From an optimization exercise on the open Yosys and OpenROAD flow, aimed at small area, a short achievable clock period and few clock cycles per item; shortcuts taken in it are not production practice. In this exercise RTL edits were held to simulation tests only and were not proved equivalent to the original. No activity file was given, so power comes from the tool's default toggle rates.

==> design/flow/design.v <==
module csa_N9_32b (
    input  logic [9*32-1:0]          x
  , output logic [32-1:0]              y1
  , output logic [32-1:0]              y2
);
  typedef logic [32-1:0]               w_t;
  function automatic logic [1:0] compress_3_to_2(input logic [2:0] x);
    compress_3_to_2 = { (&x[1:0]) | (x[2] & |x[1:0]), (^x) };
  endfunction
  function automatic logic [2*32-1:0] v_compress_3_to_2(input logic [32-1:0] a,
                                                          input logic [32-1:0] b,
                                                          input logic [32-1:0] c);
    logic [32-1:0] r;
    logic [32-1:0] s;
    integer i;
    begin
      for (i = 0; i < 32; i = i + 1)
        {s [i], r [i]}  = compress_3_to_2({a[i], b[i], c[i]});
      v_compress_3_to_2 = {s << 1, r};
    end
  endfunction
  w_t    w_rnd0_0;
  w_t    w_rnd0_1;
  w_t    w_rnd0_2;
  w_t    w_rnd0_3;
  w_t    w_rnd0_4;
  w_t    w_rnd0_5;
  w_t    w_rnd0_6;
  w_t    w_rnd0_7;
  w_t    w_rnd0_8;
  always_comb
    begin : preamble_PROC
    w_rnd0_0 = x [31:0];
    w_rnd0_1 = x [63:32];
    w_rnd0_2 = x [95:64];
    w_rnd0_3 = x [127:96];
    w_rnd0_4 = x [159:128];
    w_rnd0_5 = x [191:160];
    w_rnd0_6 = x [223:192];
    w_rnd0_7 = x [255:224];
    w_rnd0_8 = x [287:256];
    end  
  w_t    w_rnd1_0;
  w_t    w_rnd1_1;
  w_t    w_rnd1_2;
  w_t    w_rnd1_3;
  w_t    w_rnd1_4;
  w_t    w_rnd1_5;
  always_comb
    begin : rnd1_PROC
      { w_rnd1_0, w_rnd1_1 } = v_compress_3_to_2(w_rnd0_0, w_rnd0_1, w_rnd0_2);
      { w_rnd1_2, w_rnd1_3 } = v_compress_3_to_2(w_rnd0_3, w_rnd0_4, w_rnd0_5);
      { w_rnd1_4, w_rnd1_5 } = v_compress_3_to_2(w_rnd0_6, w_rnd0_7, w_rnd0_8);
    end  
  w_t    w_rnd2_0;
  w_t    w_rnd2_1;
  w_t    w_rnd2_2;
  w_t    w_rnd2_3;
  always_comb
    begin : rnd2_PROC
      { w_rnd2_0, w_rnd2_1 } = v_compress_3_to_2(w_rnd1_0, w_rnd1_1, w_rnd1_2);
      { w_rnd2_2, w_rnd2_3 } = v_compress_3_to_2(w_rnd1_3, w_rnd1_4, w_rnd1_5);
    end  
  w_t    w_rnd3_0;
  w_t    w_rnd3_1;
  w_t    w_rnd3_2;
  always_comb
    begin : rnd3_PROC
      { w_rnd3_0, w_rnd3_1 } = v_compress_3_to_2(w_rnd2_0, w_rnd2_1, w_rnd2_2);
      w_rnd3_2 = w_rnd2_3;
    end  
  w_t    w_rnd4_0;
  w_t    w_rnd4_1;
  always_comb
    begin : rnd4_PROC
      { w_rnd4_0, w_rnd4_1 } = v_compress_3_to_2(w_rnd3_0, w_rnd3_1, w_rnd3_2);
    end  
always_comb
  begin : out_PROC
    y1 = w_rnd4_0;
    y2 = w_rnd4_1;
  end  
endmodule  
module csa_N3_64b (
    input  logic [3*64-1:0]          x
  , output logic [64-1:0]              y1
  , output logic [64-1:0]              y2
);
  typedef logic [64-1:0]               w_t;
  function automatic logic [1:0] compress_3_to_2(input logic [2:0] x);
    compress_3_to_2 = { (&x[1:0]) | (x[2] & |x[1:0]), (^x) };
  endfunction
  function automatic logic [2*64-1:0] v_compress_3_to_2(input logic [64-1:0] a,
                                                          input logic [64-1:0] b,
                                                          input logic [64-1:0] c);
    logic [64-1:0] r;
    logic [64-1:0] s;
    integer i;
    begin
      for (i = 0; i < 64; i = i + 1)
        {s [i], r [i]}  = compress_3_to_2({a[i], b[i], c[i]});
      v_compress_3_to_2 = {s << 1, r};
    end
  endfunction
  w_t    w_rnd0_0;
  w_t    w_rnd0_1;
  w_t    w_rnd0_2;
  always_comb
    begin : preamble_PROC
    w_rnd0_0 = x [63:0];
    w_rnd0_1 = x [127:64];
    w_rnd0_2 = x [191:128];
    end  
  w_t    w_rnd1_0;
  w_t    w_rnd1_1;
  always_comb
    begin : rnd1_PROC
      { w_rnd1_0, w_rnd1_1 } = v_compress_3_to_2(w_rnd0_0, w_rnd0_1, w_rnd0_2);
    end  
always_comb
  begin : out_PROC
    y1 = w_rnd1_0;
    y2 = w_rnd1_1;
  end  
endmodule  
module csa #(parameter int N, parameter int W) (
    input logic [N * W - 1:0]                x
  , output logic [W-1:0]                     y1
  , output logic [W-1:0]                     y2
);
  generate if ((W == 32) && (N == 9))
    csa_N9_32b u_csa(x, y1, y2);
  else if ((W == 64) && (N == 3))
    csa_N3_64b u_csa(x, y1, y2);
  endgenerate
endmodule  
module increment #(
    parameter int W = 32
) (
    input logic [W-1:0]                 x
  , output logic [W-1:0]                y
);
  always_comb
    begin : do_increment_PROC
      y  = x + 'b1;
    end  
endmodule  
module fast_adder #(parameter int W = 32) (
     input logic [W-1:0]                     a
   , input logic [W-1:0]                     b
   , input                                   cin
   , output logic [W-1:0]                    y
   , output logic                            cout
);
  typedef logic [W-1:0]            w_t;
  always_comb {cout, y}  = a + b + w_t'(cin);
endmodule  
module multiplier_booth_r4 #(parameter int W = 16) (
    input logic [W-1:0]                 a
  , input logic [W-1:0]                 b
  , output logic [2*W-1:0]              y
);
  parameter int               RADIX  = 4;
  localparam int ROUNDS  = (W + 2) / 2;
  typedef logic [W-1:0]            w_t;
  typedef logic [2*W-1:0]          r_t;
  typedef logic [W:0]              p_t;
  r_t             inc_x;
  r_t             inc_y;
  logic [ROUNDS*2*W-1:0] csa_x;
  r_t             csa_y1;
  r_t             csa_y2;
  logic [W+2:0]   p_cntrl;
  always_comb inc_x  = ~r_t'(a);
  function automatic r_t a_bth(input logic [2:0] sel, input w_t a, input r_t inc_y);
    case (sel)
      3'd0:    a_bth  = '0;
      3'd1:    a_bth  = r_t'(a);
      3'd2:    a_bth  = r_t'(a);
      3'd3:    a_bth  = r_t'(a) << 1;
      3'd4:    a_bth  = inc_y << 1;
      3'd5:    a_bth  = inc_y;
      3'd6:    a_bth  = inc_y;
      default: a_bth  = '0;
    endcase
  endfunction
  always_comb
    begin : partial_products_PROC
      p_cntrl        = {2'b00, b, 1'b0};
      csa_x          = '0;
      for (int i = 0; i < ROUNDS; i++) begin
        csa_x [i * 2 * W +: 2 * W]  = a_bth(p_cntrl [2 * i +: 3], a, inc_y) << (2 * i);
      end
    end  
  csa #(.N(ROUNDS), .W(2 * W)) u_csa (.x(csa_x), .y1(csa_y1), .y2(csa_y2));
  increment #(.W(2 * W)) u_increment (.x(inc_x), .y(inc_y));
  fast_adder #(.W(2 * W)) u_cla (.a(csa_y1), .b(csa_y2), .cin(1'b0), .y(y), .cout());
endmodule  
module multiplier #(parameter int W = 32) (
    input                               clk
  , input                               rst
  , input logic [W-1:0]                 a
  , input logic [W-1:0]                 b
  , input logic                         pass
  , output logic [2*W-1:0]              y
  , output logic                        y_vld_r
  , output logic                        busy_r
);
  typedef logic [(W/2)-1:0]   h_t;
  typedef logic [W-1:0]       w_t;
  typedef logic [(W*2)-1:0]   w2_t;
  typedef struct packed {
    w2_t [2:0] w;
  } csa_t;
  typedef struct packed {
    h_t [1:0] v;
  } v_t;
  typedef enum logic [3:0] {  S_C0      = 4'b0_00_0,
                              S_C1      = 4'b0_01_1,
                              S_C2      = 4'b0_10_1,
                              S_C3      = 4'b0_11_1,
                              S_RESULT  = 4'b1_00_1
                            } state_t;
  localparam S_BUSY_B  = 0;
  localparam S_VLD_B  = 3;
  state_t           state_r;
  state_t           state_w;
  logic             state_en;
  w2_t              acc_0_r, acc_0_w;
  w2_t              acc_1_r, acc_1_w;
  logic             acc_en;
  logic             acc_clr;
  csa_t             csa_x;
  w2_t              csa_y1, csa_y2;
  h_t               mult_a;
  h_t               mult_b;
  w_t               mult_y;
  v_t               v_a;
  v_t               v_b;
  logic             y_vld_w;
  always_comb
    begin : cntrl_PROC
      state_en  = (pass | state_r [S_BUSY_B]);
      casez (state_r)
        S_C0:     state_w  = pass ? S_C1 : S_C0;
        S_C1:     state_w  = S_C2;
        S_C2:     state_w  = S_C3;
        S_C3:     state_w  = S_RESULT;
        S_RESULT: state_w  = S_C0;
        default:  state_w  = S_C0;
      endcase  
    end  
  always_comb
    begin : mult_PROC
      v_a       = a;
      v_b       = b;
      case (state_r)
        default: begin
          mult_a  = v_a.v [0];
          mult_b  = v_b.v [0];
        end
        S_C1: begin
          mult_a  = v_a.v [1];
          mult_b  = v_b.v [0];
        end
        S_C2: begin
          mult_a  = v_a.v [0];
          mult_b  = v_b.v [1];
        end
        S_C3: begin
          mult_a  = v_a.v [1];
          mult_b  = v_b.v [1];
        end
      endcase
    end  
  always_comb
    begin : csa_PROC
      csa_x        = '0;
      case (state_r)
        S_C0:    csa_x.w [0]  = w2_t'(mult_y);
        S_C1:    csa_x.w [0]  = w2_t'(mult_y) << (W / 2);
        S_C2:    csa_x.w [0]  = w2_t'(mult_y) << (W / 2);
        S_C3:    csa_x.w [0]  = w2_t'(mult_y) << W;
        default: csa_x.w [0]  = '0;
      endcase  
      case (state_r)
        S_C0: begin
          csa_x.w [1]  = '0;
          csa_x.w [2]  = '0;
        end
        default: begin
          csa_x.w [1]  = acc_0_r;
          csa_x.w [2]  = acc_1_r;
        end
      endcase  
      case (state_r)
        S_RESULT: begin
          acc_0_w  = acc_0_r + acc_1_r;
          acc_1_w  = acc_1_r;
        end
        default: begin
          acc_0_w  = csa_y1;
          acc_1_w  = csa_y2;
        end
      endcase  
      acc_en  = (pass | state_r [S_BUSY_B]);
    end  
  always_comb
    begin : out_PROC
      y  = acc_0_r;
      case (state_r)
        S_RESULT: y_vld_w  = 1'b1;
        S_C0:     y_vld_w  = 1'b0;
        default:  y_vld_w  = y_vld_r;
      endcase  
      busy_r  = state_r [S_BUSY_B];
    end  
  always_ff @(posedge clk)
    if (rst) begin
      acc_0_r <= '0;
      acc_1_r <= '0;
    end else if (acc_en) begin
      acc_0_r <= acc_0_w;
      acc_1_r <= acc_1_w;
    end
  always_ff @(posedge clk)
    if (rst)
      state_r <= S_C0;
    else if (state_en)
      state_r <= state_w;
  always_ff @(posedge clk)
    if (rst)
      y_vld_r <= '0;
    else
      y_vld_r <= y_vld_w;
  multiplier_booth_r4 #(.W(W/2)) u_mult (.a(mult_a), .b(mult_b), .y(mult_y));
  csa #(.N(3), .W(2 * W)) u_csa (.x(csa_x), .y1(csa_y1), .y2(csa_y2));
endmodule  
==> design/flow/run.sh <==
#!/bin/bash
# synth_recipe.tcl (not shown) runs the flow's synth.tcl, then flattens the netlist and writes it again
# the make line also repeats each setting of config.mk as NAME=value (left out here)
make -C /OpenROAD-flow-scripts/flow DESIGN_CONFIG=/design/flow/config.mk WORK_HOME=/design/flow/orfs CLKGATE_MAP_FILE= SYNTH_SCRIPT=/design/flow/synth_recipe.tcl finish
==> design/flow/config.mk <==
export PLATFORM = sky130hd
export DESIGN_NAME = multiplier
export DESIGN_NICKNAME = multiplier
export VERILOG_FILES = /design/flow/design.v
export SDC_FILE = /design/flow/constraint.sdc
export NUM_CORES = 4
export LEC_CHECK = 0
export CAP_MARGIN = 20
export CORE_MARGIN = 2
export CORE_UTILIZATION = 40
export SLEW_MARGIN = 20
==> design/flow/constraint.sdc <==
create_clock -name core_clock -period 12.0 [get_ports {clk}]
set_input_delay 2.4000 -clock core_clock [delete_from_list [all_inputs] [get_ports {clk}]]
set_output_delay 2.4000 -clock core_clock [all_outputs]
set_load 0.01 [all_outputs]
### Cell classes on the final placement

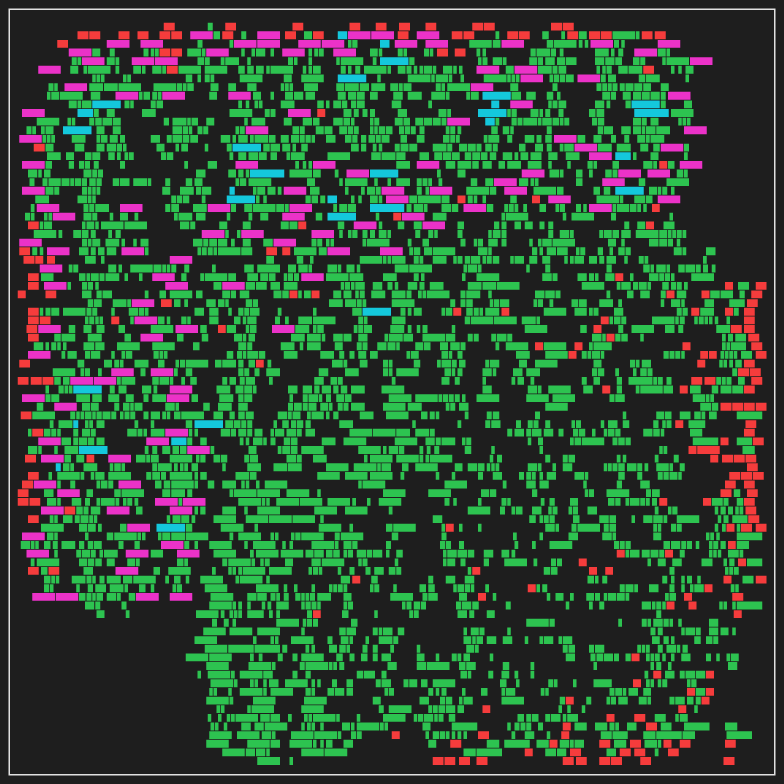
Key: magenta = registers [cells 133, share of their area 11%]; cyan = clock drivers and dummy loads [cells 31, share of their area 2.5%]; green = remaining logic cells [cells 2,637, share of their area 78%]; red = remaining buffers and delay cells [cells 213, share of their area 8.0%]

==> flow_metrics.py <==
metrics = {
    "route": {
        "vias": 23900,
        "drtAntennaViolNets": 0,
        "first_pass_iters": 9,
        "vias_per_cell": 6.35,
        "routed_wl_mm": 99.1,
        "wl_per_cell_um": 26.3,
        "drt_iter0_drc": 2994,
        "drc": 0,
    },
    "critical_path": {
        "end_kind": "register",
        "path_class": "input port to register",
        "crit_required_ns": 12.36,
        "endpoint": "acc_0_r[44]$_SDFFE_PP0N_",
        "r2r_start": "state_r[1]$_SDFFE_PP0N_",
        "critPathMaxStageDelay_ns": 0.61,
        "cp-startpoint": "a[19]",
        "rr_endpoint": "acc_0_r[44]$_SDFFE_PP0N_",
        "rrSetupSlack_ns": 2.27,
        "cp_max_fo": 12,
        "crit_slowest_cell": "xor2_1",
        "crit_top_cell": "fa_1",
        "crit_path_start_kind": "input port",
        "ff2ff_path_depth": 30,
        "crit_arrival_ns": 11.19,
    },
    "synth": {
        "syn-num-nets": 3392,
        "async_flop_share_pct": 0,
        "synth_cell_types": 90,
        "postSynthAreaPerCell_um2": 7.46,
        "ys_seq_area_share_pct": 11.9,
        "synth_ff_type": "dfxtp_1",
        "synth_edf_count": 0,
        "syn_inst": 3001,
        "yosys_warnings": 6,
        "synth-seq-cells": 133,
        "synth_area_um2": 22400,
    },
    "placed_design": {
        "io_buffers": 132,
        "post-place-cells": 3731,
        "gp_congestion": 1.02,
        "hpwlAfterDp_mm": 74.5,
    },
    "die": {
        "dieArea_um2": 57800,
        "start_util_pct": 40.5,
        "rows": 86,
        "die_w_um": 241,
        "core_um2": 55200,
        "die_h_um": 241,
        "top_level_ports": 133,
    },
    "sta": {
        "max_freq_mhz": 92.3,
        "setup_viol": 0,
        "rsz0062_at_grt": "no",
        "worst_pin_slew_ns": 1.15,
        "drv_slew": 0,
        "fin_setup_tns_ns": 0,
        "finalHoldViolations": 0,
        "fin_crit_ns": 10.83,
        "final.period_utilization_pct": 90.3,
        "slew_headroom_pct": 21.1,
        "hold_ws_ns": 0.461,
    },
    "power": {
        "p_leak_nw": 10.2,
        "peakVddDrop_v": 0.000346,
        "p_per_area_nw_per_um2": 278,
        "power_mw": 6.97,
    },
    "finish": {
        "multiInputGateArea_um2": 18400,
        "fill_cells": 5528,
        "nets": 3393,
        "seqCellArea_um2": 2660,
        "mostFrequentLayoutCell": "nand2_1",
        "antennaDiodeCount": 0,
        "area_growth_pct": 12.0,
        "drive_gt1_share_pct": 6.07,
        "final_cells": 3762,
        "mostFrequentLayoutCells": "nand2_1 (392), nor2_1 (314), a21oi_1 (277)",
    },
    "grt": {
        "grt_overflow": 0,
        "antenna_found_initial": 1,
        "grt_max_degree": 91,
        "grt_pass1_wl_mm": 149,
        "grt_pass1_vias": 23100,
        "grt_util_all_layers_pct": 34.5,
    },
    "clock_network": {
        "cts_made_buffers": 17,
        "post_cts_buffers": 0,
        "clock-root-buffer": "clkbuf_16",
        "cts.repair.resized": 0,
        "clk_pin_slew_worst_paths_ns": 0.07,
        "clock_path_buffers": 2,
        "cts_num_sinks": 133,
        "tritoncts": "done",
        "worstSkewPairLatency_ns": 0.47,
        "cts_max_level": 4,
        "cts_hold_buf": 0,
    },
    "min_path": {
        "min_from": "y_vld_r$_SDFFE_PP0P_",
        "hold_path_class": "register to register",
    },
    "run": {
        "cap_violations": 0,
    },
    "outcome": {
        "status": "no timing/DRC/antenna violations",
    },
}
Testbench counts, summed over its fixed seeds: cycles 16,008, items 3,200.
### Clock routing

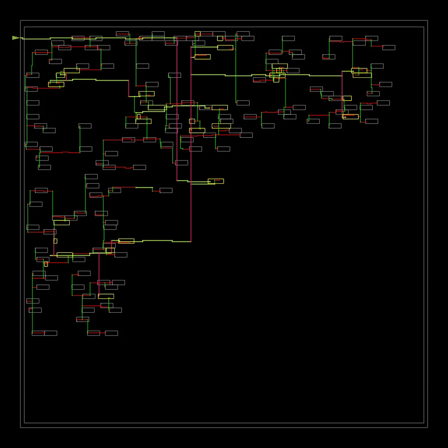
# clk buffers: 20
clock skew: 0.0150 ns

-- registers in the layout (all words and copies together) (netlist names) --
| signal | cells |
|---|---|
| state_r | 4 |
| acc_1_r | 64 |
| acc_0_r | 64 |
| y_vld_r | 1 |
-- synthesized netlist by cell type, drive strengths merged (21+ instances only) --
library cell | number | area (um^2)
a211oi | 74 | 556
a21o | 66 | 495
a21oi | 278 | 1400
a221oi | 23 | 201
a22oi | 36 | 270
a311oi | 30 | 269
a31oi | 24 | 150
and2 | 86 | 541
and3 | 21 | 131
buf | 35 | 170
clkbuf | 196 | 736
dfxtp | 133 | 2660
fa | 209 | 4180
ha | 115 | 1440
inv | 131 | 492
mux2i | 37 | 449
nand2 | 393 | 1480
nand3 | 26 | 130
nor2 | 317 | 1190
nor3 | 66 | 335
o211ai | 35 | 268
o21ai | 192 | 961
o221ai | 38 | 333
o22ai | 87 | 551
xnor2 | 88 | 778
xor2 | 36 | 315
-- report_power, final --
| group | switching, mW | total (mW) | internal [mW] |
|---|---|---|---|
| sequential | 0.0702 | 0.587 | 0.517 |
| clock | 0.227 | 0.569 | 0.342 |
| combinational | 3.77 | 5.81 | 2.04 |
| total | 4.06 | 6.97 | 2.90 |
-- critical path: cells and delay by family --
family / cells / cell delay, ns
AO/OA/AOI/OAI: 12 / 2.51
XOR/XNOR: 1 / 0.61
adder cells (fa/ha/maj): 7 / 3.22
buffers and inverters: 1 / 0.47
AND/OR/NAND/NOR: 7 / 1.99
-- area by class of cell --
type | count | share of cell area [%]
flip-flops and latches | 133 | 10.6
clock inverters | 11 | 0.589
multi-input cells | 2506 | 73.5
repair buffers | 213 | 7.74
well taps | 748 | 3.73
inverters | 131 | 1.96
clock buffers | 20 | 1.86
-- how the worst min path moves through the flow --
stage / end / slack [ns] / cells after the start
final: y_vld_r$_SDFFE_PP0P_ / 0.46 / 2
after global routing: acc_1_r[8]$_SDFFE_PP0P_ / 0.49 / 2
after CTS: y_vld_r$_SDFFE_PP0P_ / 0.47 / 2
after detailed placement: y_vld_r$_SDFFE_PP0P_ / 0.45 / 2
after global placement: y_vld_r$_SDFFE_PP0P_ / 0.44 / 2
after floorplan: acc_1_r[0]$_SDFFE_PP0P_ / 0.45 / 2
-- kinds of logic after synthesis --
group,after synthesis,synth area share [%]
flip-flops,133,11.9
buffers and inverters,362,6.25
XOR/XNOR,126,5.09
multiplexers,53,2.83
AO/OA/AOI/OAI,1006,29.0
AND/OR/NAND/NOR,997,19.8
adder cells (fa/ha/maj),324,25.1
-- through the flow --
step	setup WS, ns	util (%)	cell area [um^2]
2_1_floorplan	1.99	-	22400
3_3_place_gp	1.18	44.3	24400
3_5_place_dp	0.847	44.3	24400
4_1_cts	1.34	45.4	25100
5_1_grt	0.718	45.4	25100
6_report	1.17	45.4	25100
-- routing by layer --
| metal | vias up | track usage [%] | wire length [um] |
|---|---|---|---|
| li1 | 10700 | - | - |
| met1 | 11500 | 47.7 | 41400 |
| met2 | 1442 | 52.5 | 42800 |
| met3 | 217 | 8.01 | 10900 |
| met4 | 0 | 12.4 | 3930 |
| met5 | - | 0 | 0 |

port drivers added, routing unchanged:
In the flow no input, the clock included, has a driving cell. The finished layout below was timed again as built, in two steps.
Step 1 sets driving cells, clkbuf_16 on the clock port and buf_2 on the other inputs (assumed; they add their load-dependent delay and slew).
Step 2 times the ports against the registers' clock, not the clock port: input delays grow and output delays shrink by t, the midpoint of the rising clock arrivals with the driver on.
Three values: ideal, step 1, step 2; two values: the first two.
t, ns: 0.520
setup WS [ns]: 1.169 / 1.200 / 0.680
worst setup path after step 2: input to register
worst slew at a driven data input, ns: 0.06
cell pins on the clock port's net: 1
After both steps setup and hold are still met in this run. The setup slack of this run moves by +0.031 ns with the drivers and by -0.489 ns with both steps.
